Context: an optimization exercise on an open-source flow, tuned for small area. The choices shown serve that exercise and are no tape-out recipe.
RTL that was checked went through simulation tests only; none was proved equivalent to the original.
The series may have gaps, and a smaller design here may also do less where the tests do not look.
Function not checked in run 8: the RTL went through the layout flow alone.

==> design/flow/design.v <==
module input_port(clk,rst,sw,input_flit,head,Credit_out);
	input clk,rst,sw;
	input [31:0] input_flit;
	output [31:0] head;
	output reg Credit_out;
	reg [191:0] mem;
	reg [5:0] rd;    
	reg [5:0] wp;    
	reg [2:0] n;     
	reg req_r;       
	wire shift = sw & req_r;
	wire adv   = shift & (n != 3'd0);
	wire [2:0] n1 = n - {2'b00,adv};
	wire full1 = (n1 == 3'd6);
	wire acc   = ~full1 & (input_flit[31:30] != 2'b00);
	always @(posedge clk) begin
		req_r <= (head[31:30] != 2'b11);
		if (rst) begin
			rd <= 6'b000001;
			wp <= 6'b000001;
			n <= 3'd0;
			Credit_out <= 1'b0;
		end else begin
			if (shift) Credit_out <= 1'b1;
			if (adv) rd <= {rd[4:0],rd[5]};
			if (acc) wp <= {wp[4:0],wp[5]};
			n <= n1 + {2'b00,acc};
		end
	end
	genvar j;
	generate for (j = 0; j < 6; j = j + 1) begin : slot
		always @(posedge clk)
			if (wp[j] & ~full1)
				mem[32*j +: 32] <= input_flit;
	end endgenerate
	assign head = ({32{rd[0]}} & mem[31:0])    | ({32{rd[1]}} & mem[63:32])  |
	              ({32{rd[2]}} & mem[95:64])   | ({32{rd[3]}} & mem[127:96]) |
	              ({32{rd[4]}} & mem[159:128]) | ({32{rd[5]}} & mem[191:160]);
endmodule
module routing_logic(clk,rst_d,type_h,xdest,ydest,want);
	parameter P = 0;
	input clk,rst_d;
	input [1:0] type_h,xdest,ydest;
	output [4:0] want;
	reg [4:0] st;
	wire xw = (xdest == 2'd0);
	wire xe = xdest[1];
	wire yn = (ydest == 2'd0);
	wire ys = ydest[1];
	wire [4:0] dir = xw ? 5'b10000 : xe ? 5'b01000 : yn ? 5'b00010 : ys ? 5'b00100 : 5'b00001;
	wire [4:0] tgt = dir & ~(5'b00001 << P);
	assign want = rst_d ? 5'b00000 :
	              (type_h == 2'b01) ? tgt :
	              type_h[1] ? st : 5'b00000;
	always @(posedge clk)
		st <= want;
endmodule
module Switch_Allocator(clk,rst,credit_in,req,grant,grant_next);
	input clk,rst,credit_in;
	input [3:0] req;
	output reg [3:0] grant;
	output [3:0] grant_next;
	reg [31:0] count;
	wire cnt_ok = ~count[31] & (|count[30:1]);
	wire keep = |(grant & req);
	wire [3:0] first = {req[3] & ~|req[2:0], req[2] & ~|req[1:0], req[1] & ~req[0], req[0]};
	assign grant_next = (rst | ~cnt_ok) ? 4'b0000 : keep ? grant : first;
	wire idle_next = ~|grant_next;
	wire dn = ~idle_next & ~credit_in;
	wire [31:0] t;
	assign t[0] = ~(idle_next ^ credit_in);
	genvar i;
	generate for (i = 1; i < 32; i = i + 1) begin : chain
		assign t[i] = t[i-1] & (count[i-1] ^ dn);
	end endgenerate
	always @(posedge clk) begin
		grant <= grant_next;
		if (rst)
			count <= 32'd6;
		else
			count <= count ^ t;
	end
endmodule
module delay_element(clk,rst,sel_flit,out_flit);
	input clk,rst;
	input [31:0] sel_flit;
	output reg [31:0] out_flit;
	reg [30:0] held;    
	wire hd = (sel_flit[31:30] == 2'b01) & ~rst;
	wire nh = (sel_flit[31:30] != 2'b01) & ~rst;
	always @(posedge clk) begin
		held <= {31{hd}} & sel_flit[30:0];
		out_flit <= ({32{hd}} & {1'b0,held}) | ({32{nh}} & sel_flit);
	end
endmodule
module crossbar_switch(clk,sel,h0,h1,h2,h3,sel_flit);
	input clk;
	input [3:0] sel;
	input [31:0] h0,h1,h2,h3;
	output reg [31:0] sel_flit;
	always @(posedge clk)
		sel_flit <= ({32{sel[0]}} & h0) | ({32{sel[1]}} & h1) | ({32{sel[2]}} & h2) | ({32{sel[3]}} & h3);
endmodule
module router(clk,rst,input_flit_Local,input_flit_North, input_flit_South, input_flit_East,input_flit_West,credit_inL,credit_inN,credit_inS,credit_inE,credit_inW,Credit_outL,Credit_outN,Credit_outS,Credit_outE,Credit_outW,Local_output,North_output,South_output,East_output,West_output);
	input clk;
	input rst;
	input[31:0] input_flit_Local, input_flit_North, input_flit_South, input_flit_East,input_flit_West;
	input credit_inL,credit_inN,credit_inS,credit_inE,credit_inW;
	output Credit_outL,Credit_outN,Credit_outS,Credit_outE,Credit_outW;
	output[31:0] Local_output,North_output,South_output,East_output,West_output;
	wire [31:0] hL,hN,hS,hE,hW;              
	wire [4:0] wL,wN,wS,wE,wW;               
	wire [3:0] gL,gN,gS,gE,gW;               
	wire [3:0] gnL,gnN,gnS,gnE,gnW;          
	wire [31:0] zL,zN,zS,zE,zW;              
	reg rst_d;
	always @(posedge clk) rst_d <= rst;
	wire swL = gN[0] | gS[0] | gE[0] | gW[0];
	wire swN = gL[0] | gS[1] | gE[1] | gW[1];
	wire swS = gL[1] | gN[1] | gE[2] | gW[2];
	wire swE = gL[2] | gN[2] | gS[2] | gW[3] | gL[3];   
	wire swW = gL[3] | gN[3] | gS[3] | gE[3];
	input_port input_portL(clk,rst,swL,input_flit_Local,hL,Credit_outL);
	input_port input_portN(clk,rst,swN,input_flit_North,hN,Credit_outN);
	input_port input_portS(clk,rst,swS,input_flit_South,hS,Credit_outS);
	input_port input_portE(clk,rst,swE,input_flit_East,hE,Credit_outE);
	input_port input_portW(clk,rst,swW,input_flit_West,hW,Credit_outW);
	routing_logic #(0) routing_L(clk,rst_d,hL[31:30],hL[23:22],hL[21:20],wL);
	routing_logic #(1) routing_N(clk,rst_d,hN[31:30],hN[23:22],hN[21:20],wN);
	routing_logic #(2) routing_S(clk,rst_d,hS[31:30],hS[23:22],hS[21:20],wS);
	routing_logic #(3) routing_E(clk,rst_d,hE[31:30],hE[23:22],hE[21:20],wE);
	routing_logic #(4) routing_W(clk,rst_d,hW[31:30],hW[23:22],hW[21:20],wW);
	Switch_Allocator sa_L(clk,rst,credit_inL,{wW[0],wE[0],wS[0],wN[0]},gL,gnL);
	Switch_Allocator sa_N(clk,rst,credit_inN,{wW[1],wE[1],wS[1],wL[1]},gN,gnN);
	Switch_Allocator sa_S(clk,rst,credit_inS,{wW[2],wE[2],wN[2],wL[2]},gS,gnS);
	Switch_Allocator sa_E(clk,rst,credit_inE,{wW[3],wS[3],wN[3],wL[3]},gE,gnE);
	Switch_Allocator sa_W(clk,rst,credit_inW,{wE[4],wS[4],wN[4],wL[4]},gW,gnW);
	crossbar_switch xb_L(clk,gnL,hN,hS,hE,hW,zL);
	crossbar_switch xb_N(clk,gnN,hL,hS,hE,hW,zN);
	crossbar_switch xb_S(clk,gnS,hL,hN,hE,hW,zS);
	crossbar_switch xb_E(clk,gnE,hL,hN,hS,hW,zE);
	crossbar_switch xb_W(clk,gnW,hL,hN,hS,hE,zW);
	delay_element out_L(clk,rst,zL,Local_output);
	delay_element out_N(clk,rst,zN,North_output);
	delay_element out_S(clk,rst,zS,South_output);
	delay_element out_E(clk,rst,zE,East_output);
	delay_element out_W(clk,rst,zW,West_output);
endmodule
==> design/flow/flow/run.sh <==
#!/bin/bash
# Layout flow: the standard ORFS flow, with an area-oriented ABC mapping,
# CTS without dummy loads and with smaller clock buffers, and single-drive
# port buffers.  Every tool's output is in orfs/logs; make's output in flow.log.
set -euo pipefail
here=$(pwd)
rm -rf "$here/scripts_area"
cp -r "$FLOW_HOME/scripts" "$here/scripts_area"
cp "$here/flow/abc_area.script" "$here/scripts_area/abc_area.script"
bash standard.sh \
  SCRIPTS_DIR="$here/scripts_area" \
  ABC_AREA=1 \
  BUFFER_PORTS_ARGS="-buffer_cell sky130_fd_sc_hd__buf_1" \
  CTS_ARGS="-sink_clustering_enable -repair_clock_nets -dont_use_dummy_load -buf_list sky130_fd_sc_hd__clkbuf_8 -sink_clustering_size 16 -sink_clustering_max_diameter 60" \
  finish > "$here/flow.log" 2>&1
==> design/flow/flow/abc_area.script <==
strash
&get -n
&st
&dch
&nf -a
&put
==> design/flow/standard.sh <==
#!/bin/bash
# synth_recipe.tcl (not shown) runs the flow's synth.tcl, then flattens the netlist and writes it again
# the make line also repeats each setting of config.mk as NAME=value (left out here)
make -C /OpenROAD-flow-scripts/flow DESIGN_CONFIG=/design/flow/config.mk WORK_HOME=/design/flow/orfs CLKGATE_MAP_FILE= SYNTH_SCRIPT=/design/flow/synth_recipe.tcl "${@:-finish}"
==> design/flow/config.mk <==
export PLATFORM = sky130hd
export DESIGN_NAME = router
export DESIGN_NICKNAME = router
export VERILOG_FILES = /design/flow/design.v
export SDC_FILE = /design/flow/constraint.sdc
export NUM_CORES = 4
export LEC_CHECK = 0
export CAP_MARGIN = 20
export CORE_MARGIN = 2
export CORE_UTILIZATION = 40
export SLEW_MARGIN = 20
==> design/flow/constraint.sdc <==
create_clock -name core_clock -period 10.0 [get_ports {clk}]
set_input_delay 2.0000 -clock core_clock [delete_from_list [all_inputs] [get_ports {clk}]]
set_output_delay 2.0000 -clock core_clock [all_outputs]
set_load 0.01 [all_outputs]
Figure 1. Routed metal per tile (run 1).
The die is cut into 40 by 40 equal tiles; dark purple is low, yellow is high, scaled to the fullest tile. Values are wire area over tile area, all layers added.
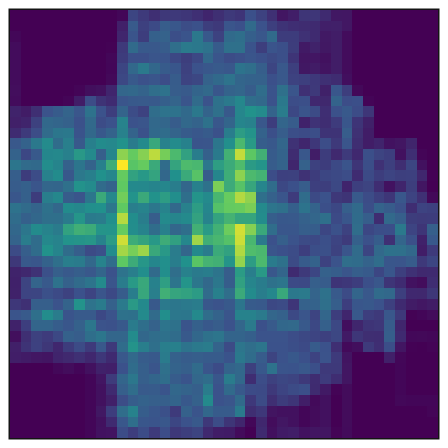
densest ninth of the die: centre
emptiest ninth of the die: north-east
nearly empty tiles: 19%
mean over tiles: 0.21

Figure 2. Cell density map (run 1).
The die is cut into 40 by 40 equal tiles; dark purple is low, yellow is high, 0 to 100% covered.
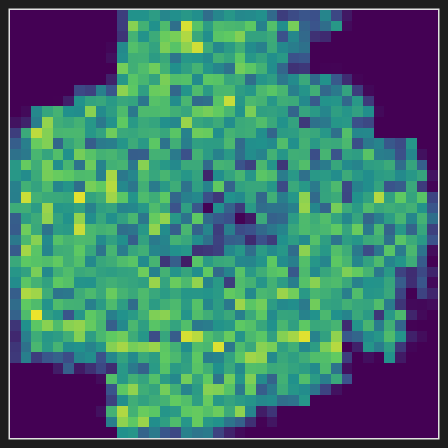
fullest tile: 97%
mean over tiles: 42%
emptiest ninth of the die: north-east
nearly empty tiles: 22%

==> results.yml, run 1 <==
final_layout:
  inverters_excl_clock: 101
  nNetsFinal: 5069
  clk_share_pct: 2.801
  buf_share_pct: 2.883
  seq_share_pct: 64.55
  multiInputGateArea_mm2: 0.01736
  n_all_buffers: 427
  largest_class: "flip-flops and latches"
  mostFrequentLayoutCells: "960 x edfxtp_1, 739 x dfxtp_1, 433 x a222oi_1, 330 x buf_1, 281 x nand2_1"
  final_common_cell: "edfxtp_1"
  regArea_mm2: 0.04409
  multi_input_gates: 2487
  multi_input_area_share_pct: 25.42
worst_setup_path:
  crit_required_ns: 10.69
  path_buf_inv: 1
  setup.worst_path.end: "sa_E.count[31]"
  cp_cell_sequence: "a222oi_1, nand4_1, a31oi_1, nor3b_1, nor4_1, mux2i_1, buf_4, nor2_2, or4_1, ha_2, xnor2_1, nor4bb_1, nand4b_1, nor4_1, nand4_1, nor4_1, a21boi_0, and3_1, nor3_1"
  cp_top_family: "simple AND/OR/NAND/NOR gates"
  worst-setup-path-type: "flip-flop to flip-flop"
run:
  drv_cap: 0
sta:
  finalSetupTns_ns: 0
  period_needed_ns: 8.963
  fmax_mhz: 111.6
  setup_viol: 0
  rsz0062_at_grt: "no"
cts:
  postCtsSetupBuffers: 0
  clk_latency_ns: 0.97
  cts-htree-levels: 4
  clk_pin_slew_ns: 0.10
  cts_buffers: 139
placed_design:
  globalplace.congestion: 0.9735
  place_area_mm2: 0.06636
  dp_hpwl_um: 130200
grt:
  grt_pass1_vias: 38460
  grt_pass1_wl_um: 274100
  antenna_found_initial: 50
synthesis:
  synthAdderAreaFrac_pct: 0.5074
  post-synth-top-area-fraction_pct: 46.77
  synth_area_leaders: "edfxtp_1 47%, dfxtp_1 25%, a222oi_1 7.0%"
  synth_mux_area_share_pct: 0.8281
  synth_cells: 4309
  synthArstFlopShare_pct: 0
  synth-simple-area-share_pct: 10.23
  yosys.cell_types.count: 59
  synth-edff-count: 960
die:
  dieArea_mm2: 0.1573
  die_y_um: 396.6
  taps: 2044
  initial_core_util_pct: 40.16
hold_path:
  min_path_cells: 1
route:
  drt-pass1-iter-count: 11
  drt-total-wl_um: 193400
  topRoutingLayerUsed: "met5"
status:
  outcome: "no timing/DRC/antenna violations"
Figure 3. Congestion heat map (run 1).
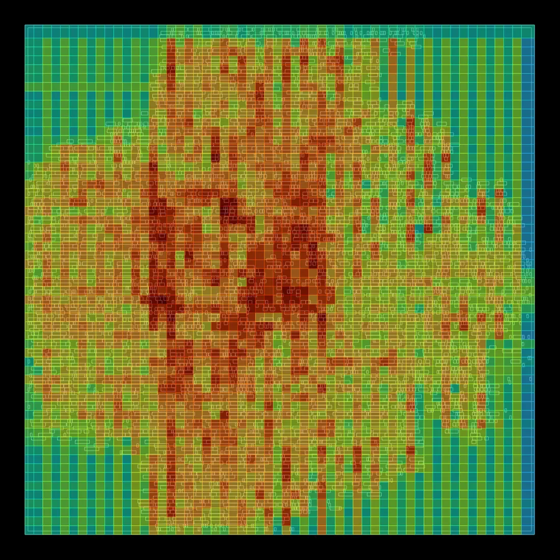
detailed-route wire length per cell: 27.90 um
All-Layer GR Usage: 23.91%
met2 global-route usage: 37.09%
met1 Use GR: 31.73%
final core occ: 44.50%

==> run 2: changes to the inputs <==
--- a/design/flow/design.v
+++ b/design/flow/design.v
@@ -52,5 +52,5 @@
 	assign want = rst_d ? 5'b00000 :
 	              (type_h == 2'b01) ? tgt :
-	              type_h[1] ? st : 5'b00000;
+	              type_h[1] ? (st & ~(5'b00001 << P)) : 5'b00000;    
 	always @(posedge clk)
 		st <= want;
==> design/flow/flow/abc_area.script (replaced) <==
strash
&get -n
&st
&dch -x
&nf -a -R 1000 -p -C 32
&put
strash
&get -n
&st
&dch -x
&nf -a -R 1000 -p -C 32
&put
Figure 4. Routed metal per tile (run 2).
The die is cut into 39 by 39 equal tiles; dark purple is low, yellow is high, scaled to the fullest tile. Values are wire area over tile area, all layers added.
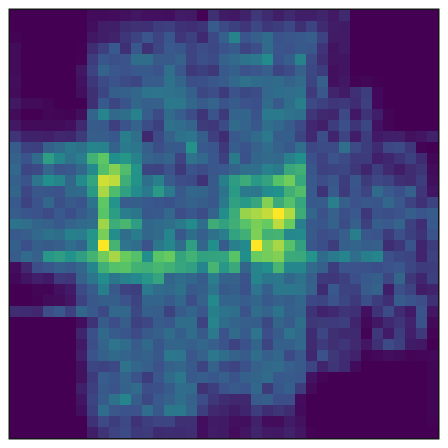
emptiest ninth of the die: south-east
nearly empty tiles: 19%
tiles over half the peak: 7.6%
fullest tile: 0.89
densest ninth of the die: centre
mean over tiles: 0.21

Figure 5. Signal wires on met3 (run 2).
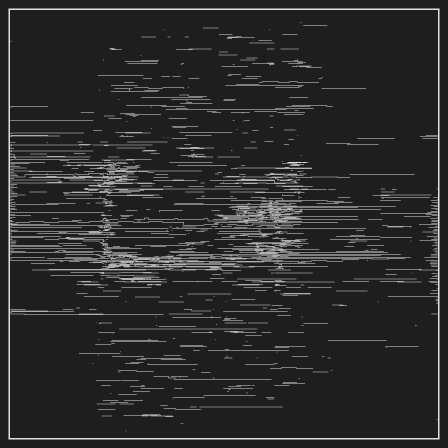
nets with wire on the layer: 610
wire length on this layer: 19300 um
share of all routed wire: 11%
main direction: horizontal

==> results.yml, run 2 <==
synthesis:
  synth_mux_area_share_pct: 0.08360
  yosys.cell_types.count: 39
  synth-edff-count: 960
final_layout:
  regArea_mm2: 0.04408
  multi_input_area_share_pct: 23.64
  multi_input_gates: 2313
  inverters_excl_clock: 64
  fin_util_pct: 45.08
  final_common_cell: "edfxtp_1"
  multiInputGateArea_mm2: 0.01579
cts:
  clk_latency_ns: 0.95
  postCtsSetupBuffers: 0
worst_setup_path:
  setup.worst_path.end: "sa_N.count[31]"
  worst-setup-path-type: "flip-flop to flip-flop"
  path_buf_inv: 4
grt:
  grt_pass1_vias: 36140
  use_met1_pct: 30.99
  grt_pass1_wl_um: 258300
sta:
  rsz0062_at_grt: "no"
  fmax_mhz: 110.9
  setup_viol: 0
  finalSetupTns_ns: 0
die:
  initial_core_util_pct: 40.40
hold_path:
  min_path_cells: 1
status:
  outcome: "no timing/DRC/antenna violations"
route:
  topRoutingLayerUsed: "met5"
  wl_per_cell_um: 27.51
run:
  drv_cap: 0
Figure 6. Wiring by layer (run 2).
Scale bar: 100 um. Two of the layers only.
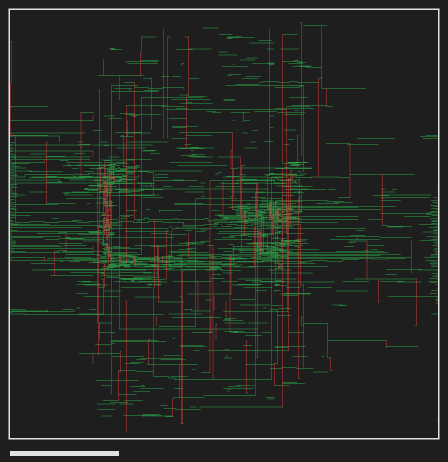
legend:
  M4:
    colour: red
    wire_length: 7430 um
  M3:
    colour: green
    wire_length: 19300 um

==> run 3: changes to the inputs <==
--- a/design/flow/design.v
+++ b/design/flow/design.v
@@ -5,6 +5,7 @@
 	output reg Credit_out;
 	reg [191:0] mem;
-	reg [5:0] rd;    
-	reg [5:0] wp;    
+	reg [2:0] rp, wq;
+	wire [5:0] rd = {rp[2] & ~rp[1], rp[1] & ~rp[0], rp[2] & rp[0], rp[1] & ~rp[2], rp[0] & ~rp[1], ~rp[2] & ~rp[0]};
+	wire [5:0] wp = {wq[2] & ~wq[1], wq[1] & ~wq[0], wq[2] & wq[0], wq[1] & ~wq[2], wq[0] & ~wq[1], ~wq[2] & ~wq[0]};
 	reg [2:0] n;     
 	reg req_r;       
@@ -17,12 +18,12 @@
 		req_r <= (head[31:30] != 2'b11);
 		if (rst) begin
-			rd <= 6'b000001;
-			wp <= 6'b000001;
+			rp <= 3'b000;
+			wq <= 3'b000;
 			n <= 3'd0;
 			Credit_out <= 1'b0;
 		end else begin
 			if (shift) Credit_out <= 1'b1;
-			if (adv) rd <= {rd[4:0],rd[5]};
-			if (acc) wp <= {wp[4:0],wp[5]};
+			if (adv) rp <= {rp[1:0],~rp[2]};
+			if (acc) wq <= {wq[1:0],~wq[2]};
 			n <= n1 + {2'b00,acc};
 		end
Figure 7. Congestion heat map (run 3).
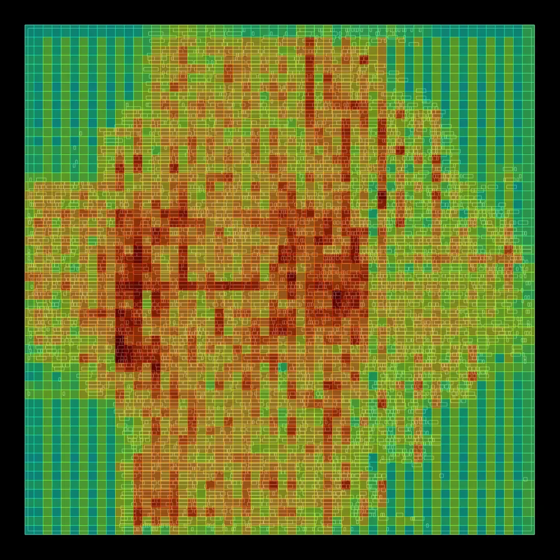
final core occ: 45.00%
All-Layer GR Usage: 23.19%
GR peak layer: met2
detailed-route wire length per cell: 27.35 um
M3 GR Usage: 7.048%

Figure 8. Cell density map (run 3).
The die is cut into 39 by 39 equal tiles; dark purple is low, yellow is high, 0 to 100% covered.
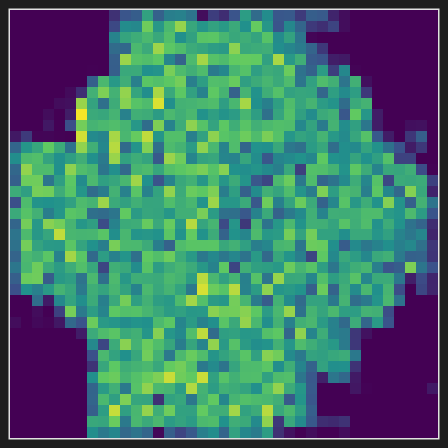
nearly empty tiles: 22%
fullest tile: 99%
tiles over 75% full: 8.9%
mean over tiles: 42%

==> results.yml, run 3 <==
status:
  outcome: "no timing/DRC/antenna violations"
die:
  dieArea_mm2: 0.1511
  taps: 1930
grt:
  gr-usage-met2_pct: 35.31
  use_met1_pct: 30.99
final_layout:
  clk_share_pct: 2.844
  nNetsFinal: 4818
  final_common_cell: "edfxtp_1"
  regArea_mm2: 0.04346
  inverters_excl_clock: 56
  largest_class: "flip-flops and latches"
  n_all_buffers: 460
  seq_share_pct: 65.56
  multi_input_area_share_pct: 24.14
  multiInputGateArea_mm2: 0.01600
route:
  drt-pass1-iter-count: 14
  topRoutingLayerUsed: "met5"
placed_design:
  place_area_mm2: 0.06420
  globalplace.congestion: 0.9184
synthesis:
  synth_cells: 4027
  post-synth-top-area-fraction_pct: 48.69
  synth-simple-area-share_pct: 8.030
  synthArstFlopShare_pct: 0
  synth_area_leaders: "edfxtp_1 49%, dfxtp_1 25%, a222oi_1 6.6%"
hold_path:
  min_path_cells: 1
cts:
  cts_buffers: 137
  cts-htree-levels: 4
  clk_latency_ns: 0.91
  postCtsSetupBuffers: 0
  clk_pin_slew_ns: 0.10
run:
  drv_cap: 0
worst_setup_path:
  setup.worst_path.end: "sa_W.count[31]"
  cp_top_family: "simple AND/OR/NAND/NOR gates"
  worst-setup-path-type: "flip-flop to flip-flop"
  path_buf_inv: 2
sta:
  setup_viol: 0
  rsz0062_at_grt: "no"
Figure 9. Wiring by layer (run 3).
Scale bar: 100 um. Two of the layers only.
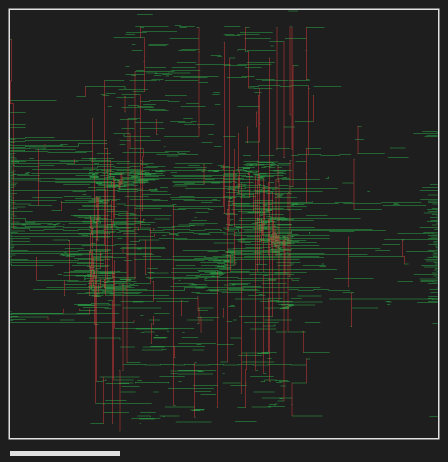
WL final: 179700 um
Vias: 38360

==> run 4: changes to the inputs <==
--- a/design/flow/design.v
+++ b/design/flow/design.v
@@ -8,11 +8,12 @@
 	wire [5:0] rd = {rp[2] & ~rp[1], rp[1] & ~rp[0], rp[2] & rp[0], rp[1] & ~rp[2], rp[0] & ~rp[1], ~rp[2] & ~rp[0]};
 	wire [5:0] wp = {wq[2] & ~wq[1], wq[1] & ~wq[0], wq[2] & wq[0], wq[1] & ~wq[2], wq[0] & ~wq[1], ~wq[2] & ~wq[0]};
-	reg [2:0] n;     
+	reg full;        
 	reg req_r;       
 	wire shift = sw & req_r;
-	wire adv   = shift & (n != 3'd0);
-	wire [2:0] n1 = n - {2'b00,adv};
-	wire full1 = (n1 == 3'd6);
+	wire empty = (rp == wq) & ~full;
+	wire adv   = shift & ~empty;
+	wire full1 = full & ~adv;
 	wire acc   = ~full1 & (input_flit[31:30] != 2'b00);
+	wire [2:0] wq_inc = {wq[1:0],~wq[2]};
 	always @(posedge clk) begin
 		req_r <= (head[31:30] != 2'b11);
@@ -20,5 +21,5 @@
 			rp <= 3'b000;
 			wq <= 3'b000;
-			n <= 3'd0;
+			full <= 1'b0;
 			Credit_out <= 1'b0;
 		end else begin
@@ -26,5 +27,5 @@
 			if (adv) rp <= {rp[1:0],~rp[2]};
 			if (acc) wq <= {wq[1:0],~wq[2]};
-			n <= n1 + {2'b00,acc};
+			full <= full ? (~adv | acc) : (acc & ~adv & (wq_inc == rp));
 		end
 	end
--- a/design/flow/config.mk
+++ b/design/flow/config.mk
@@ -9,3 +9,4 @@
 export CORE_MARGIN = 2
 export CORE_UTILIZATION = 40
+export PLACE_DENSITY = 0.7
 export SLEW_MARGIN = 20
Figure 10. Congestion heat map (run 4).
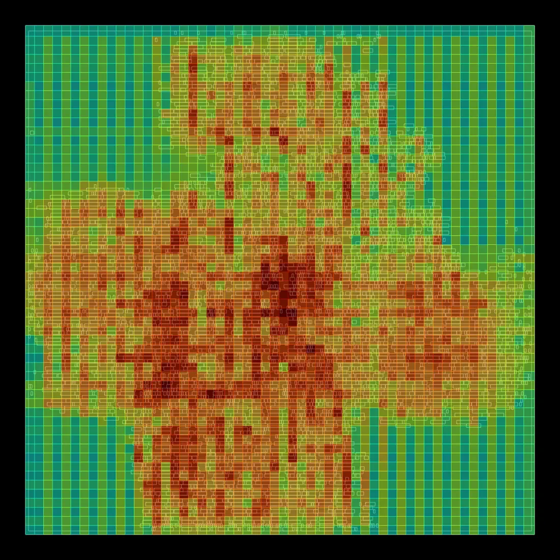
met1 Use GR: 30.05%
final core occ: 45.30%
met2 global-route usage: 33.20%
All-Layer GR Usage: 22.71%
detailed-route wire length per cell: 27.04 um

Figure 11. Cell density map (run 4).
The die is cut into 39 by 39 equal tiles; dark purple is low, yellow is high, 0 to 100% covered.
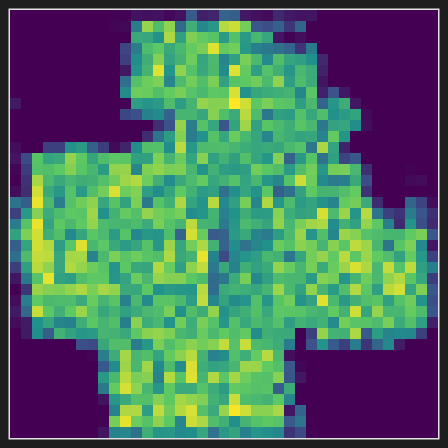
initial core utilization: 40.36%
core area: 0.1459 mm^2

==> results.yml, run 4 <==
hold_path:
  min_path_cells: 1
grt:
  globalRoute.busiestLayer: "met2"
  met3_usage_pct: 8.415
  antenna_found_initial: 56
  grt_pass1_wl_um: 251200
route:
  drt-pass1-iter-count: 17
  topRoutingLayerUsed: "met5"
cts:
  cts-htree-levels: 4
  clk_pin_slew_ns: 0.10
  clk_latency_ns: 0.93
final_layout:
  final_common_cell: "edfxtp_1"
  regArea_mm2: 0.04327
  largest_class: "flip-flops and latches"
  multiInputGateArea_mm2: 0.01596
  inverters_excl_clock: 52
  n_all_buffers: 473
  seq_share_pct: 65.47
  mostFrequentLayoutCells: "960 x edfxtp_1, 715 x dfxtp_1, 438 x a222oi_1, 411 x nand2_1, 330 x buf_1"
  nNetsFinal: 4808
  clk_share_pct: 2.790
status:
  outcome: "no timing/DRC/antenna violations"
worst_setup_path:
  crit_required_ns: 10.75
  setup.worst_path.end: "sa_W.count[31]"
  worst-setup-path-type: "flip-flop to flip-flop"
  path_buf_inv: 3
sta:
  rsz0062_at_grt: "no"
  period_needed_ns: 9.052
  finalSetupTns_ns: 0
synthesis:
  synth_cells: 4026
  post-synth-top-area-fraction_pct: 48.95
  synth_mux_area_share_pct: 0.3399
  synth-simple-area-share_pct: 8.207
  synth-edff-count: 960
  synthAdderAreaFrac_pct: 0.1062
  synthArstFlopShare_pct: 0
run:
  drv_cap: 0
die:
  dieArea_mm2: 0.1503
Figure 12. Wiring by layer (run 4).
Scale bar: 100 um. Two of the layers only.
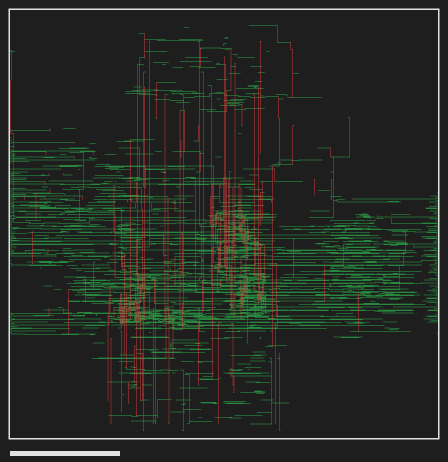
Vias: 39000
WL final: 177500 um

==> run 5: changes to the inputs <==
--- a/design/flow/flow/run.sh
+++ b/design/flow/flow/run.sh
@@ -12,4 +12,4 @@
   ABC_AREA=1 \
   BUFFER_PORTS_ARGS="-buffer_cell sky130_fd_sc_hd__buf_1" \
-  CTS_ARGS="-sink_clustering_enable -repair_clock_nets -dont_use_dummy_load -buf_list sky130_fd_sc_hd__clkbuf_8 -sink_clustering_size 16 -sink_clustering_max_diameter 60" \
+  CTS_ARGS="-sink_clustering_enable -repair_clock_nets -dont_use_dummy_load -buf_list sky130_fd_sc_hd__clkbuf_4 -sink_clustering_size 10 -sink_clustering_max_diameter 40" \
   finish > "$here/flow.log" 2>&1
--- a/design/flow/config.mk
+++ b/design/flow/config.mk
@@ -9,4 +9,4 @@
 export CORE_MARGIN = 2
 export CORE_UTILIZATION = 40
-export PLACE_DENSITY = 0.7
+export PLACE_DENSITY = 0.85
 export SLEW_MARGIN = 20
Figure 13. Wiring by layer (run 5).
Scale bar: 100 um. Two of the layers only.
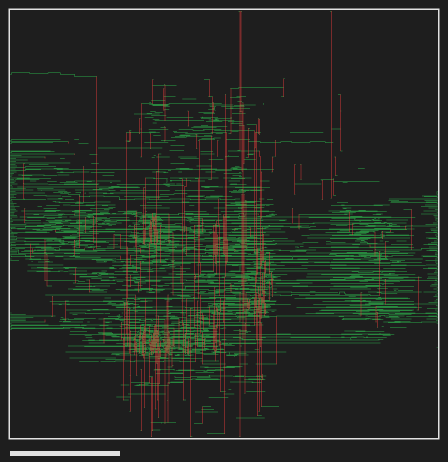
legend:
  M4:
    colour: red
    wire_length: 8270 um
  M3:
    colour: green
    wire_length: 30.6 mm

Figure 14. Congestion heat map (run 5).
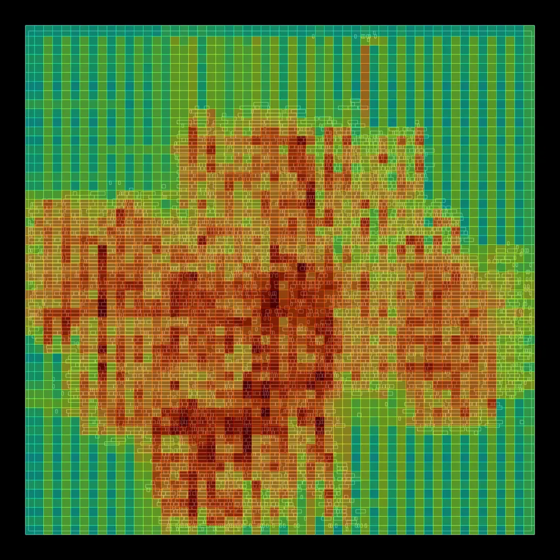
met2 global-route usage: 34.74%
final core occ: 45.09%

==> results.yml, run 5 <==
cts:
  clk_latency_ns: 1.25
  clk_pin_slew_ns: 0.12
  cts_buffers: 198
  cts-htree-levels: 4
synthesis:
  post-synth-top-area-fraction_pct: 48.95
  synth-simple-area-share_pct: 8.207
  synth_area_leaders: "edfxtp_1 49%, dfxtp_1 25%, a222oi_1 7.4%"
  synthAdderAreaFrac_pct: 0.1062
  yosys.cell_types.count: 44
  synth_cells: 4026
  synth_mux_area_share_pct: 0.3399
  synthArstFlopShare_pct: 0
  synth-edff-count: 960
final_layout:
  buf_share_pct: 3.491
  clk_share_pct: 2.259
  final_common_cell: "edfxtp_1"
  regArea_mm2: 0.04327
  multi_input_gates: 2296
  multi_input_area_share_pct: 24.39
  largest_class: "flip-flops and latches"
status:
  outcome: "no timing/DRC/antenna violations"
placed_design:
  place_area_mm2: 0.06393
  dp_hpwl_um: 123100
  globalplace.congestion: 1.000
sta:
  period_needed_ns: 9.351
  fmax_mhz: 106.9
  rsz0062_at_grt: "yes"
  finalSetupTns_ns: 0
  setup_viol: 0
die:
  initial_core_util_pct: 40.36
  dieArea_mm2: 0.1503
  core_mm2: 0.1459
grt:
  grt_pass1_vias: 38070
  grt_pass1_wl_um: 257500
  track_usage_pct: 23.20
  met3_usage_pct: 10.43
  use_met1_pct: 29.11
  antenna_found_initial: 71
hold_path:
  min_path_cells: 1
worst_setup_path:
  crit_required_ns: 11.05
  worst-setup-path-type: "flip-flop to flip-flop"
  cp_top_family: "simple AND/OR/NAND/NOR gates"
  setup.worst_path.end: "sa_L.count[31]"
run:
  drv_cap: 0
route:
  wl_per_cell_um: 27.42
  vias: 40470
  drt-total-wl_um: 182400
  drt-pass1-iter-count: 20
  topRoutingLayerUsed: "met5"
Figure 15. Cell density map (run 5).
The die is cut into 39 by 39 equal tiles; dark purple is low, yellow is high, 0 to 100% covered.
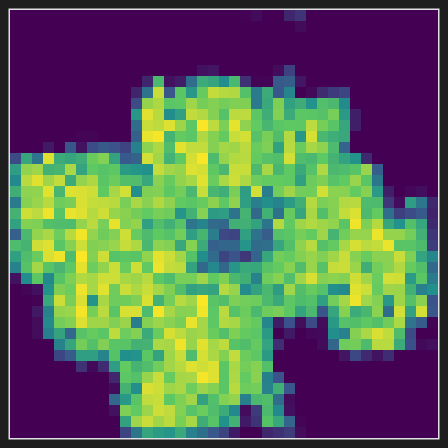
tiles over 75% full: 31%
fullest tile: 100%
emptiest ninth of the die: north-west
mean over tiles: 42%
densest ninth of the die: west

==> run 6: changes to the inputs <==
--- a/design/flow/config.mk
+++ b/design/flow/config.mk
@@ -9,4 +9,3 @@
 export CORE_MARGIN = 2
 export CORE_UTILIZATION = 40
-export PLACE_DENSITY = 0.85
 export SLEW_MARGIN = 20
Figure 16. Congestion heat map (run 6).
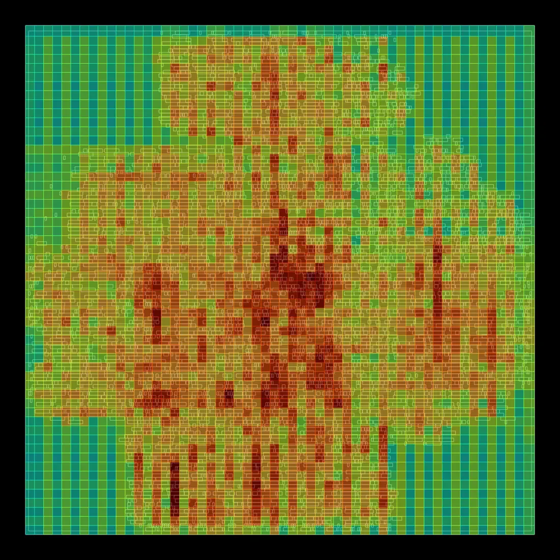
All-Layer GR Usage: 23.26%
final core occ: 45.23%
met2 global-route usage: 35.06%

Figure 17. Wiring by layer (run 6).
Scale bar: 100 um. Two of the layers only.
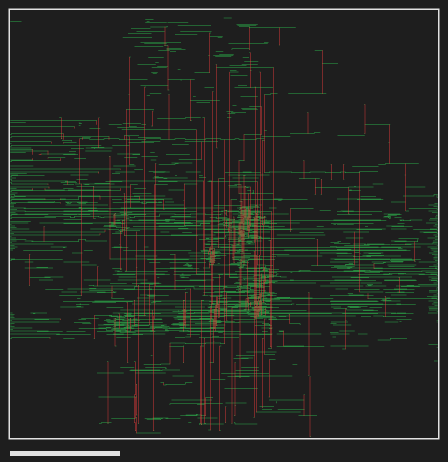
legend:
  M4:
    colour: red
    wire_length: 7650 um
  M3:
    colour: green
    wire_length: 21.2 mm

==> results.yml, run 6 <==
final_layout:
  multiInputGateArea_mm2: 0.01605
  nNetsFinal: 4897
  multi_input_gates: 2293
  buf_share_pct: 3.632
  clk_share_pct: 2.536
  multi_input_area_share_pct: 24.31
  mostFrequentLayoutCells: "960 x edfxtp_1, 718 x dfxtp_1, 438 x a222oi_1, 408 x nand2_1, 330 x buf_1"
  seq_share_pct: 65.55
  n_all_buffers: 474
  regArea_mm2: 0.04327
  inverters_excl_clock: 52
synthesis:
  post-synth-top-area-fraction_pct: 48.95
  synth_cells: 4026
  synthAdderAreaFrac_pct: 0.1062
  synth_mux_area_share_pct: 0.3399
  synth-edff-count: 960
  synth_area_leaders: "edfxtp_1 49%, dfxtp_1 25%, a222oi_1 7.4%"
  synthArstFlopShare_pct: 0
grt:
  antenna_found_initial: 57
  use_met1_pct: 30.75
  globalRoute.busiestLayer: "met2"
  grt_pass1_vias: 36750
  met3_usage_pct: 7.573
sta:
  setup_viol: 0
  period_needed_ns: 9.065
  finalSetupTns_ns: 0
  rsz0062_at_grt: "no"
run:
  drv_cap: 0
worst_setup_path:
  crit_required_ns: 11.10
  worst-setup-path-type: "flip-flop to flip-flop"
  setup.worst_path.end: "sa_S.count[31]"
  cp_top_family: "simple AND/OR/NAND/NOR gates"
cts:
  clk_pin_slew_ns: 0.10
  cts-htree-levels: 4
  postCtsSetupBuffers: 0
placed_design:
  globalplace.congestion: 0.9306
  dp_hpwl_um: 120000
  place_area_mm2: 0.06419
route:
  vias: 39020
  topRoutingLayerUsed: "met5"
die:
  core_mm2: 0.1459
  initial_core_util_pct: 40.36
  die_y_um: 387.7
status:
  outcome: "no timing/DRC/antenna violations"
Figure 18. Routed metal per tile (run 6).
The die is cut into 39 by 39 equal tiles; dark purple is low, yellow is high, scaled to the fullest tile. Values are wire area over tile area, all layers added.
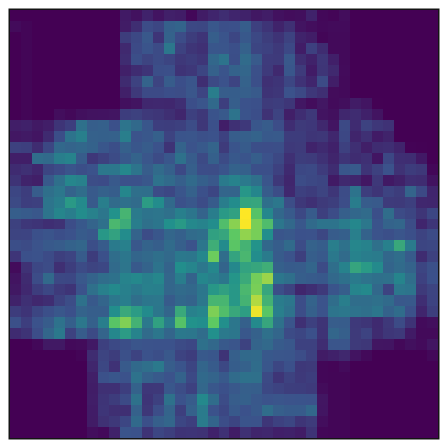
WL final: 180600 um
detailed-route wire length per cell: 27.15 um

==> run 7: changes to the inputs <==
--- a/design/flow/design.v
+++ b/design/flow/design.v
@@ -5,27 +5,25 @@
 	output reg Credit_out;
 	reg [191:0] mem;
-	reg [2:0] rp, wq;
-	wire [5:0] rd = {rp[2] & ~rp[1], rp[1] & ~rp[0], rp[2] & rp[0], rp[1] & ~rp[2], rp[0] & ~rp[1], ~rp[2] & ~rp[0]};
-	wire [5:0] wp = {wq[2] & ~wq[1], wq[1] & ~wq[0], wq[2] & wq[0], wq[1] & ~wq[2], wq[0] & ~wq[1], ~wq[2] & ~wq[0]};
-	reg full;        
+	reg [5:0] rd;    
+	reg [5:0] wp;    
+	reg [2:0] n;     
 	reg req_r;       
 	wire shift = sw & req_r;
-	wire empty = (rp == wq) & ~full;
-	wire adv   = shift & ~empty;
-	wire full1 = full & ~adv;
+	wire adv   = shift & (n != 3'd0);
+	wire [2:0] n1 = n - {2'b00,adv};
+	wire full1 = (n1 == 3'd6);
 	wire acc   = ~full1 & (input_flit[31:30] != 2'b00);
-	wire [2:0] wq_inc = {wq[1:0],~wq[2]};
 	always @(posedge clk) begin
 		req_r <= (head[31:30] != 2'b11);
 		if (rst) begin
-			rp <= 3'b000;
-			wq <= 3'b000;
-			full <= 1'b0;
+			rd <= 6'b000001;
+			wp <= 6'b000001;
+			n <= 3'd0;
 			Credit_out <= 1'b0;
 		end else begin
 			if (shift) Credit_out <= 1'b1;
-			if (adv) rp <= {rp[1:0],~rp[2]};
-			if (acc) wq <= {wq[1:0],~wq[2]};
-			full <= full ? (~adv | acc) : (acc & ~adv & (wq_inc == rp));
+			if (adv) rd <= {rd[4:0],rd[5]};
+			if (acc) wp <= {wp[4:0],wp[5]};
+			n <= n1 + {2'b00,acc};
 		end
 	end
@@ -54,5 +52,5 @@
 	assign want = rst_d ? 5'b00000 :
 	              (type_h == 2'b01) ? tgt :
-	              type_h[1] ? (st & ~(5'b00001 << P)) : 5'b00000;    
+	              type_h[1] ? st : 5'b00000;
 	always @(posedge clk)
 		st <= want;
==> design/flow/run.sh (new file) <==
#!/bin/bash
# synth_recipe.tcl (not shown) runs the flow's synth.tcl, then flattens the netlist and writes it again
# the make line also repeats each setting of config.mk as NAME=value (left out here)
make -C /OpenROAD-flow-scripts/flow DESIGN_CONFIG=/design/flow/config.mk WORK_HOME=/design/flow/orfs CLKGATE_MAP_FILE= SYNTH_SCRIPT=/design/flow/synth_recipe.tcl finish
removed: design/flow/flow/run.sh
removed: design/flow/flow/abc_area.script
removed: design/flow/standard.sh
Figure 19. Wiring by layer (run 7).
Scale bar: 100 um. Two of the layers only.
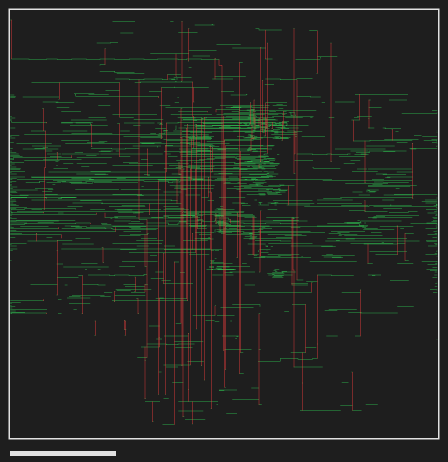
legend:
  M3:
    colour: green
    wire_length: 18900 um
  M4:
    colour: red
    wire_length: 7600 um

Figure 20. Cell density map (run 7).
The die is cut into 20 by 20 equal tiles; dark purple is low, yellow is high, 0 to 100% covered.
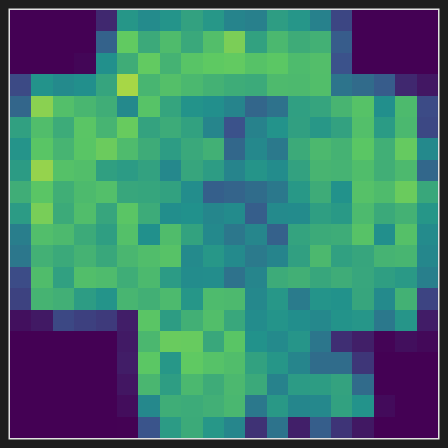
nearly empty tiles: 16%
mean over tiles: 45%
emptiest ninth of the die: south-west
fullest tile: 86%
tiles over 75% full: 3.7%

==> results.yml, run 7 <==
status:
  outcome: "no timing/DRC/antenna violations"
final_layout:
  n_all_buffers: 450
  multi_input_area_share_pct: 24.39
  clk_share_pct: 8.061
  mostFrequentLayoutCells: "960 x edfxtp_1, 747 x dfxtp_1, 472 x a22oi_1, 330 x clkdlybuf4s50_1, 300 x nor2_1"
  largest_class: "flip-flops and latches"
  multiInputGateArea_mm2: 0.01856
  buf_share_pct: 5.596
  inverters_excl_clock: 121
  fin_util_pct: 47.94
  nNetsFinal: 5396
  seq_share_pct: 57.92
synthesis:
  synth-simple-area-share_pct: 10.02
  synthAdderAreaFrac_pct: 0.4883
  synth_mux_area_share_pct: 1.127
  synth_cells: 4886
  yosys.cell_types.count: 82
  synth_area_leaders: "edfxtp_1 45%, dfxtp_1 24%, a22oi_1 5.5%"
worst_setup_path:
  worst-setup-path-type: "flip-flop to flip-flop"
  cp_top_family: "simple AND/OR/NAND/NOR gates"
  cp_cell_sequence: "buf_4, a22oi_1, and3_1, nor4_2, a32o_1, a211oi_2, mux2_2, inv_1, or4_1, ha_1, nand4b_1, a221o_1, a2111o_1, nor3_2, and2b_1, nand2_1, or3_1, a21oi_1"
  path_buf_inv: 2
  crit_required_ns: 10.73
placed_design:
  globalplace.congestion: 0.9786
  dp_hpwl_um: 133800
  place_area_mm2: 0.06983
grt:
  gr-usage-met2_pct: 34.59
  track_usage_pct: 23.62
  met3_usage_pct: 6.284
  antenna_found_initial: 29
cts:
  clk_pin_slew_ns: 0.07
  cts-htree-levels: 4
  postCtsSetupBuffers: 0
die:
  core_mm2: 0.1587
  initial_core_util_pct: 40.35
  taps: 2072
  die_y_um: 404.2
  dieArea_mm2: 0.1634
route:
  wl_per_cell_um: 26.55
  topRoutingLayerUsed: "met5"
sta:
  finalSetupTns_ns: 0
  setup_viol: 0
  fmax_mhz: 129.7
  period_needed_ns: 7.708
  rsz0062_at_grt: "no"
Figure 21. Signal wires on met3 (run 7).
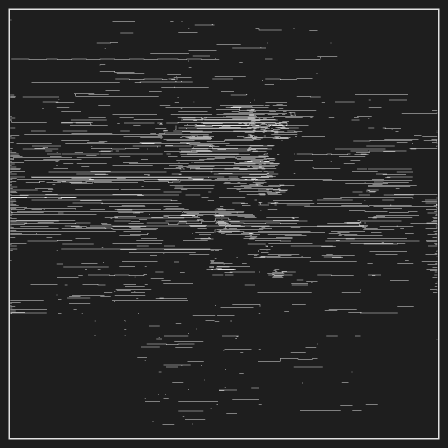
longest straight run: 182 um
nets with wire on the layer: 640
wire length on this layer: 18900 um
main direction: horizontal
share of all routed wire: 9.6%

## Run 8: large edit since run 7, in outline
design/flow/design.v: 148 -> 1738 lines; modules unchanged: 0
  input_port: edited, 39 -> 38 lines
  routing_logic: edited, 18 -> 795 lines
  Switch_Allocator: edited, 26 -> 750 lines
  delay_element: edited, 12 -> 14 lines
  crossbar_switch: edited, 8 -> 114 lines
  router: edited, 45 -> 27 lines
==> module delay_element as of run 8 <==
module delay_element(clk,Input_flit,Output_flit);
	input clk;
	input[31:0] Input_flit;
	output reg[31:0] Output_flit;
	reg[31:0] temp;
	always@(posedge clk)
	begin
		temp <= Input_flit;
	end
	always@(negedge clk)
	begin
		Output_flit <= temp;
	end
endmodule
==> module router as of run 8 <==
module router(clk,rst,input_flit_Local,input_flit_North, input_flit_South, input_flit_East,input_flit_West,credit_inL,credit_inN,credit_inS,credit_inE,credit_inW,Credit_outL,Credit_outN,Credit_outS,Credit_outE,Credit_outW,Local_output,North_output,South_output,East_output,West_output);
	input clk;
	input rst;
	input[31:0] input_flit_Local, input_flit_North, input_flit_South, input_flit_East,input_flit_West;
	input credit_inL,credit_inN,credit_inS,credit_inE,credit_inW;
	output Credit_outL,Credit_outN,Credit_outS,Credit_outE,Credit_outW;
	output[31:0] Local_output,North_output,South_output,East_output,West_output;
	wire[31:0] output_flitL,output_flitN,output_flitS,output_flitE,output_flitW;
	wire[31:0] Output_flitL_delayed,Output_flitN_delayed,Output_flitS_delayed,Output_flitE_delayed,Output_flitW_delayed;
	wire Data_RequestL,Data_RequestN,Data_RequestS,Data_RequestE,Data_RequestW;
	wire MoveUpL,MoveDownL,MoveRightL,MoveLeftL,MoveDownN,MoveRightN,MoveLeftN,MoveCoreN,MoveUpS,MoveRightS,MoveLeftS,MoveCoreS,MoveUpE,MoveDownE,MoveLeftE,MoveCoreE,MoveUpW,MoveDownW,MoveRightW,MoveCoreW;
	wire[3:0] NSEWtoL,LSEWtoN,LNEWtoS,LNSWtoE,LNSEtoW;
	wire Data_requestLR,Data_requestNR,Data_requestSR,Data_requestER,Data_requestWR;
	input_port input_portL(clk,rst,Data_RequestL,Data_requestLR,input_flit_Local,Credit_outL,output_flitL);
	input_port input_portN(clk,rst,Data_RequestN,Data_requestNR,input_flit_North,Credit_outN,output_flitN);
	input_port input_portS(clk,rst,Data_RequestS,Data_requestSR,input_flit_South,Credit_outS,output_flitS);
	input_port input_portE(clk,rst,Data_RequestE,Data_requestER,input_flit_East,Credit_outE,output_flitE);
	input_port input_portW(clk,rst,Data_RequestW,Data_requestWR,input_flit_West,Credit_outW,output_flitW);
	routing_logic routing_logic_1(clk,rst,output_flitL[31:30],output_flitN[31:30],output_flitS[31:30],output_flitE[31:30],output_flitW[31:30],output_flitL[23:22],output_flitL[21:20],output_flitN[23:22],output_flitN[21:20],output_flitS[23:22],output_flitS[21:20],output_flitE[23:22],output_flitE[21:20],output_flitW[23:22],output_flitW[21:20],MoveUpL,MoveDownL,MoveRightL,MoveLeftL,MoveDownN,MoveRightN,MoveLeftN,MoveCoreN,MoveUpS,MoveRightS,MoveLeftS,MoveCoreS,MoveUpE,MoveDownE,MoveLeftE,MoveCoreE,MoveUpW,MoveDownW,MoveRightW,MoveCoreW,Data_requestLR,Data_requestNR,Data_requestSR,Data_requestER,Data_requestWR);
	Switch_Allocator Switch_Allocator_1(clk,rst,credit_inL,credit_inN,credit_inS,credit_inE,credit_inW,MoveUpL,MoveDownL,MoveRightL,MoveLeftL,MoveCoreN,MoveDownN,MoveRightN,MoveLeftN,MoveCoreS,MoveUpS,MoveRightS,MoveLeftS,MoveCoreE,MoveUpE,MoveDownE,MoveLeftE,MoveCoreW,MoveUpW,MoveDownW,MoveRightW,NSEWtoL,LSEWtoN,LNEWtoS,LNSWtoE,LNSEtoW,Data_RequestL,Data_RequestN,Data_RequestS,Data_RequestE,Data_RequestW);
	delay_element delay_element1(clk,output_flitL,Output_flitL_delayed);
	delay_element delay_element2(clk,output_flitN,Output_flitN_delayed);
	delay_element delay_element3(clk,output_flitS,Output_flitS_delayed);
	delay_element delay_element4(clk,output_flitE,Output_flitE_delayed);
	delay_element delay_element5(clk,output_flitW,Output_flitW_delayed);
	crossbar_switch crossbar_switch_1(clk,rst,Output_flitL_delayed,Output_flitN_delayed,Output_flitS_delayed,Output_flitE_delayed,Output_flitW_delayed,NSEWtoL,LSEWtoN,LNEWtoS,LNSWtoE,LNSEtoW,Local_output,North_output,South_output,East_output,West_output);
endmodule
==> module crossbar_switch as of run 8 <==
module crossbar_switch(clk,rst,Local_Input,North_Input,South_Input,East_Input,West_Input,NSEWtoL,LSEWtoN,LNEWtoS,LNSWtoE,LNSEtoW,Local_output,North_output,South_output,East_output,West_output);
        input clk,rst;
		input[31:0] Local_Input,North_Input,South_Input,East_Input,West_Input;
		input[3:0] NSEWtoL;
		input[3:0] LSEWtoN;
		input[3:0] LNEWtoS;
		input[3:0] LNSWtoE;
		input[3:0] LNSEtoW;
		output reg[31:0] Local_output,North_output,South_output,East_output,West_output;
		reg[31:0] Local_output_temp,North_output_temp,South_output_temp,East_output_temp,West_output_temp;
		reg[31:0] temp1,temp2,temp3,temp4,temp5;
		always @(posedge clk)
		begin
		if (NSEWtoL==4'b1000) 
			Local_output_temp <= North_Input;
		else if (NSEWtoL==4'b0100) 
			Local_output_temp <= South_Input;
		else if (NSEWtoL==4'b0010) 
			Local_output_temp <= East_Input;
		else if (NSEWtoL==4'b0001) 
			Local_output_temp <= West_Input;
		else
			Local_output_temp <= 32'h00000000;
		if (LSEWtoN==4'b1000) 
			North_output_temp<=Local_Input;
		else if (LSEWtoN==4'b0100) 
			North_output_temp<=South_Input;
		else if (LSEWtoN==4'b0010) 
			North_output_temp<=East_Input;
		else if (LSEWtoN==4'b0001) 
			North_output_temp<=West_Input;
		else 
			North_output_temp<=32'h00000000;
		if (LNEWtoS==4'b1000) 
			South_output_temp<=Local_Input;
		else if (LNEWtoS==4'b0100) 
			South_output_temp<=North_Input;
		else if (LNEWtoS==4'b0010) 
			South_output_temp<=East_Input;
		else if (LNEWtoS==4'b0001) 
			South_output_temp<=West_Input;
		else 
			South_output_temp<=32'h00000000;
		if (LNSWtoE==4'b1000) 
			East_output_temp<=Local_Input;
		else if (LNSWtoE==4'b0100) 
			East_output_temp<=North_Input;
		else if (LNSWtoE==4'b0010) 
			East_output_temp<=South_Input;
		else if (LNSWtoE==4'b0001) 
			East_output_temp<=West_Input;
		else 
			East_output_temp<=32'h00000000;
		if (LNSEtoW==4'b1000) 
			West_output_temp<=Local_Input;
		else if (LNSEtoW==4'b0100) 
			West_output_temp<=North_Input;
		else if (LNSEtoW==4'b0010) 
			West_output_temp<=South_Input;
		else if (LNSEtoW==4'b0001) 
			West_output_temp<=East_Input;
		else 
			West_output_temp<=32'h00000000;
		end
		always @(posedge clk)
		begin
			if(rst) begin
				temp1 <= 32'h00000000; temp2 <= 32'h00000000; temp3 <= 32'h00000000; temp4 <= 32'h00000000; temp5 <= 32'h00000000;
				Local_output <= 32'h00000000; North_output <= 32'h00000000; South_output <= 32'h00000000; East_output <= 32'h00000000; West_output <= 32'h00000000;
			end
			else begin
			if(Local_output_temp[31:30] == 2'b01)begin
				temp1 <= Local_output_temp;
				Local_output <= temp1;
			end
			else begin
				Local_output <= Local_output_temp;
				temp1 <= 32'h00000000;
			end
			if(North_output_temp[31:30] == 2'b01)begin
				temp2 <= North_output_temp;
				North_output <= temp2;
			end
			else begin
				North_output <= North_output_temp;
				temp2 <= 32'h00000000;
			end
			if(South_output_temp[31:30] == 2'b01)begin
				temp3 <= South_output_temp;
				South_output <= temp3;
			end
			else begin
				South_output <= South_output_temp;
				temp3 <= 32'h00000000;
			end
			if(East_output_temp[31:30] == 2'b01)begin
				temp4 <= East_output_temp;
				East_output <= temp4;
			end
			else begin
				East_output <= East_output_temp;
				temp4 <= 32'h00000000;
			end
			if(West_output_temp[31:30] == 2'b01)begin
				temp5 <= West_output_temp;
				West_output <= temp5;
			end
			else begin
				West_output <= West_output_temp;
				temp5 <= 32'h00000000;
			end
		end
		end
endmodule
==> module input_port as of run 8 <==
module input_port(clk,rst,Data_Request_Switching,Data_Request_Routing,input_flit,Credit_out,output_flit);
	input clk,rst,Data_Request_Switching,Data_Request_Routing;
	input [31:0] input_flit;
	output reg Credit_out;
	output reg[31:0] output_flit;
	wire Data_Request;
	reg[191:0] Virtual_buffer;
	reg[191:0] vb;
	always @(negedge clk)
	begin
		vb = Virtual_buffer;
		if(rst) begin
			vb = 192'h000000000000000000000000000000000000000000000000;
			Credit_out <= 1'b0;
		end
		else begin
		if(Data_Request==1'b1) begin
			vb = vb >> 32;
			Credit_out <= 1'b1;
		end
		if(vb[31:30]==2'b00)
			vb[31:0] = input_flit;
		else if(vb[63:62]==2'b00)
			vb[63:32] = input_flit;
		else if(vb[95:94]==2'b00)
			vb[95:64] = input_flit;
		else if(vb[127:126]==2'b00)
			vb[127:96] = input_flit;
		else if(vb[159:158]==2'b00)
			vb[159:128] = input_flit;
		else if(vb[191:190]==2'b00)
			vb[191:160] = input_flit;
		end
		Virtual_buffer <= vb;
		output_flit <= vb[31:0];
	end	
	assign Data_Request = Data_Request_Switching & Data_Request_Routing;
endmodule
Figure 22. Cell density map (run 8).
The die is cut into 22 by 22 equal tiles; dark purple is low, yellow is high, 0 to 100% covered.
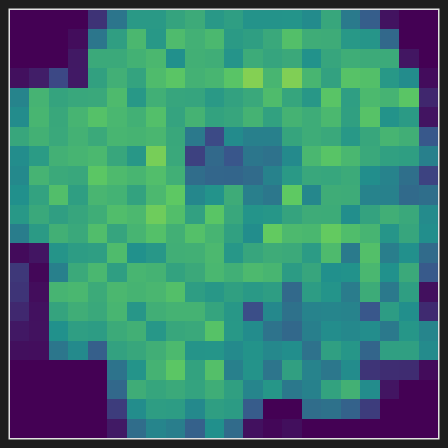
final core occ: 49.26%
core area: 0.1924 mm^2
initial core utilization: 40.24%

Figure 23. Wiring by layer (run 8).
Scale bar: 100 um. Two of the layers only.
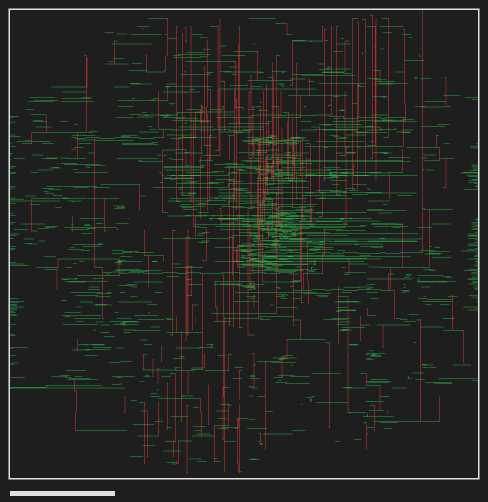
legend:
  M3:
    colour: green
    wire_length: 19800 um
  M4:
    colour: red
    wire_length: 11000 um

==> results.yml, run 8 <==
status:
  outcome: "no timing/DRC/antenna violations"
cts:
  clk_pin_slew_ns: 0.06
  cts_buffers: 211
  cts-htree-levels: 4
  clk_latency_ns: 0.87
  postCtsSetupBuffers: 0
worst_setup_path:
  crit_required_ns: 5.69
  worst-setup-path-type: "primary input to flip-flop"
  cp_cell_sequence: "clkdlybuf4s50_1, or4_1, nor3_1, nand2b_1, or3_1, or3_1, o22ai_1, mux2_2"
  path_buf_inv: 1
  setup.worst_path.end: "Switch_Allocator_1.countS[21]"
grt:
  grt_pass1_vias: 69640
  track_usage_pct: 25.50
  use_met1_pct: 33.52
  antenna_found_initial: 27
  gr-usage-met2_pct: 38.64
  met3_usage_pct: 6.578
  grt_pass1_wl_um: 400700
  globalRoute.busiestLayer: "met2"
synthesis:
  synth-simple-area-share_pct: 24.05
  post-synth-top-area-fraction_pct: 50.84
  synth_area_leaders: "dfxtp_1 51%, nand2_1 11%, a311oi_1 8.5%"
  yosys.cell_types.count: 95
  synthArstFlopShare_pct: 0
  synth_mux_area_share_pct: 3.080
  synth_cells: 9202
  synth-edff-count: 0
final_layout:
  regArea_mm2: 0.03936
  nNetsFinal: 10610
  buf_share_pct: 4.534
  clk_share_pct: 13.00
  multi_input_area_share_pct: 37.33
  largest_class: "flip-flops and latches"
  seq_share_pct: 41.54
route:
  drt-total-wl_um: 261100
  vias: 72690
  drt-pass1-iter-count: 8
  topRoutingLayerUsed: "met5"
placed_design:
  place_area_mm2: 0.08238
  dp_hpwl_um: 166200
  globalplace.congestion: 0.9393
sta:
  rsz0062_at_grt: "no"
  setup_viol: 0
run:
  drv_cap: 0
hold_path:
  min_path_cells: 2
die:
  taps: 2526
  dieArea_mm2: 0.1971
Figure 24. Signal wires on met3 (run 8).
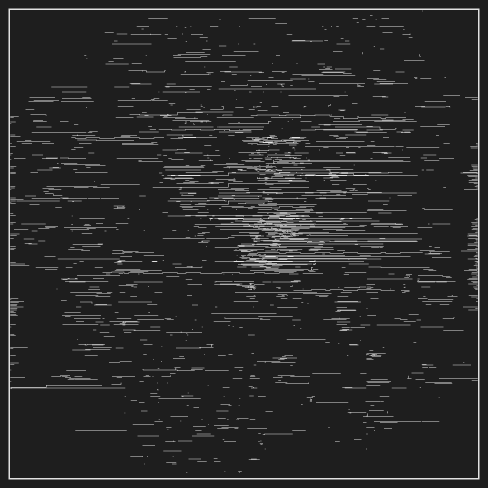
wire length on this layer: 19800 um
share of all routed wire: 7.6%
longest straight run: 143 um


## Gallery

Routed metal per tile.
shot_01.png
The die is cut into 39 by 39 equal tiles; dark purple is low, yellow is high, scaled to the fullest tile. Values are wire area over tile area, all layers added.
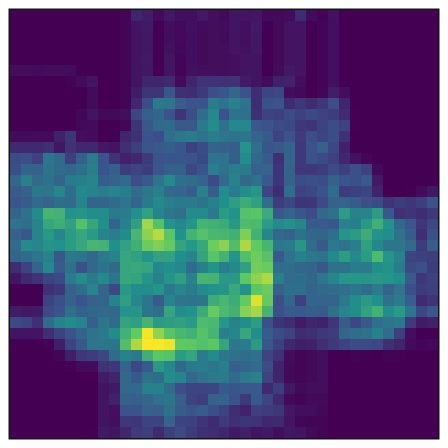
shot_02.png
The die is cut into 39 by 39 equal tiles; dark purple is low, yellow is high, scaled to the fullest tile. Values are wire area over tile area, all layers added.
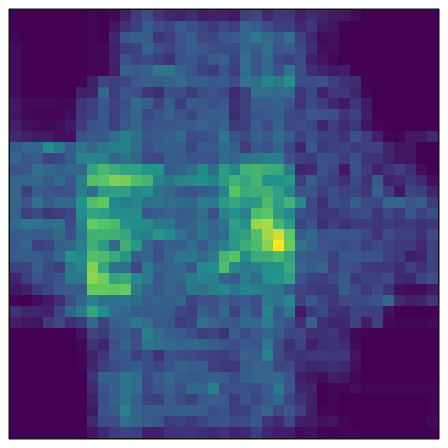
shot_03.png
The die is cut into 20 by 20 equal tiles; dark purple is low, yellow is high, scaled to the fullest tile. Values are wire area over tile area, all layers added.
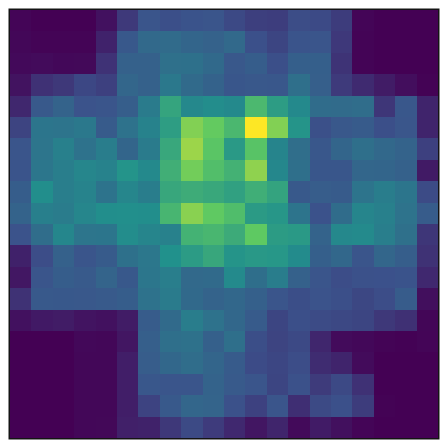
shot_04.png
The die is cut into 22 by 22 equal tiles; dark purple is low, yellow is high, scaled to the fullest tile. Values are wire area over tile area, all layers added.
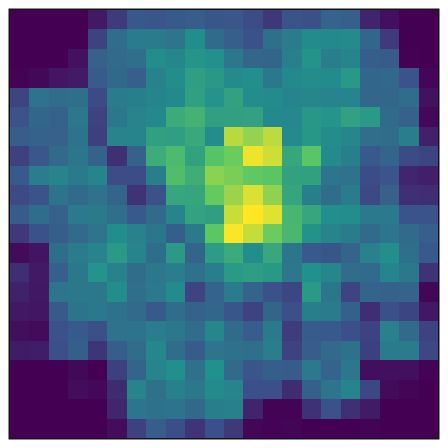
| from | picture |
|---|---|
| run 5 | shot_01.png |
| run 8 | shot_04.png |
| run 3 | shot_02.png |
| run 7 | shot_03.png |

Key to shot_03.png:
nearly empty tiles: 15%
densest ninth of the die: centre
mean over tiles: 0.20


==> notes/layouts.md <==
Pictures saved along the way, in no particular order.

Signal wires on met3.
picture 1
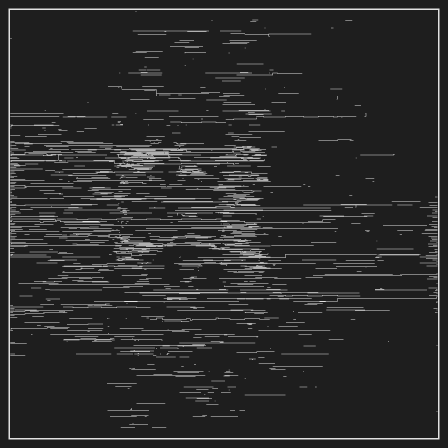
picture 2
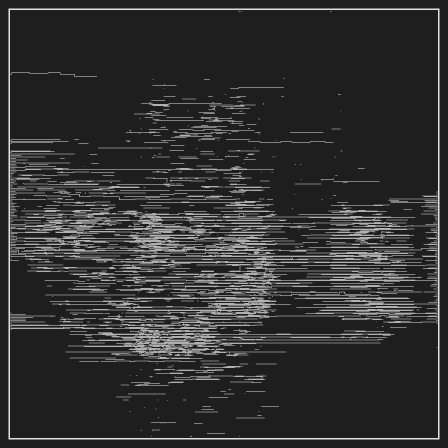
Picture 2 is run 5.
Picture 1 is run 1.

Key to picture 1:
longest straight run: 178 um
share of all routed wire: 9.9%
main direction: horizontal
nets with wire on the layer: 612
wire length on this layer: 19200 um

==> static timing again, ports no longer ideal <==
In the flow no input, the clock included, has a driving cell. The finished layouts below were timed again as built, in two steps. Step 1 sets driving cells, clkbuf_16 on the clock port and buf_2 on the other inputs (assumed; they add their load-dependent delay and slew). Step 2, shift: input delay + t, output delay - t, t = (earliest + latest rising clock arrival at the registers) / 2. This alone moves slack from input paths to output paths. a / b / c = no drivers / after step 1 / after step 2; a / b = the first two.
run	shift t [ns]	slack for setup (ns)	hold WS [ns]	latest minus earliest clock arrival (ns)
run 1	0.949	1.037 / 1.037 / 1.037	0.420 / 0.420 / 0.420	0.203 / 0.202
run 2	0.962	0.980 / 0.980 / 0.842	0.424 / 0.424 / 0.424	0.141 / 0.141
run 3	0.940	0.854 / 0.854 / 0.854	0.399 / 0.399 / 0.399	0.111 / 0.111
run 4	0.937	0.948 / 0.948 / 0.928	0.424 / 0.424 / 0.424	0.155 / 0.154
run 5	1.241	0.649 / 0.649 / 0.649	0.391 / 0.391 / 0.391	0.209 / 0.210
run 6	1.292	0.935 / 0.935 / 0.935	0.379 / 0.379 / 0.379	0.234 / 0.234
run 7	0.900	2.292 / 2.292 / 2.062	0.432 / 0.432 / 0.432	0.066 / 0.066
After both steps every run listed still meets setup and hold. For run 7, which loses most, drivers alone change the setup slack by 0.000 ns; drivers and shift together by -0.230 ns.
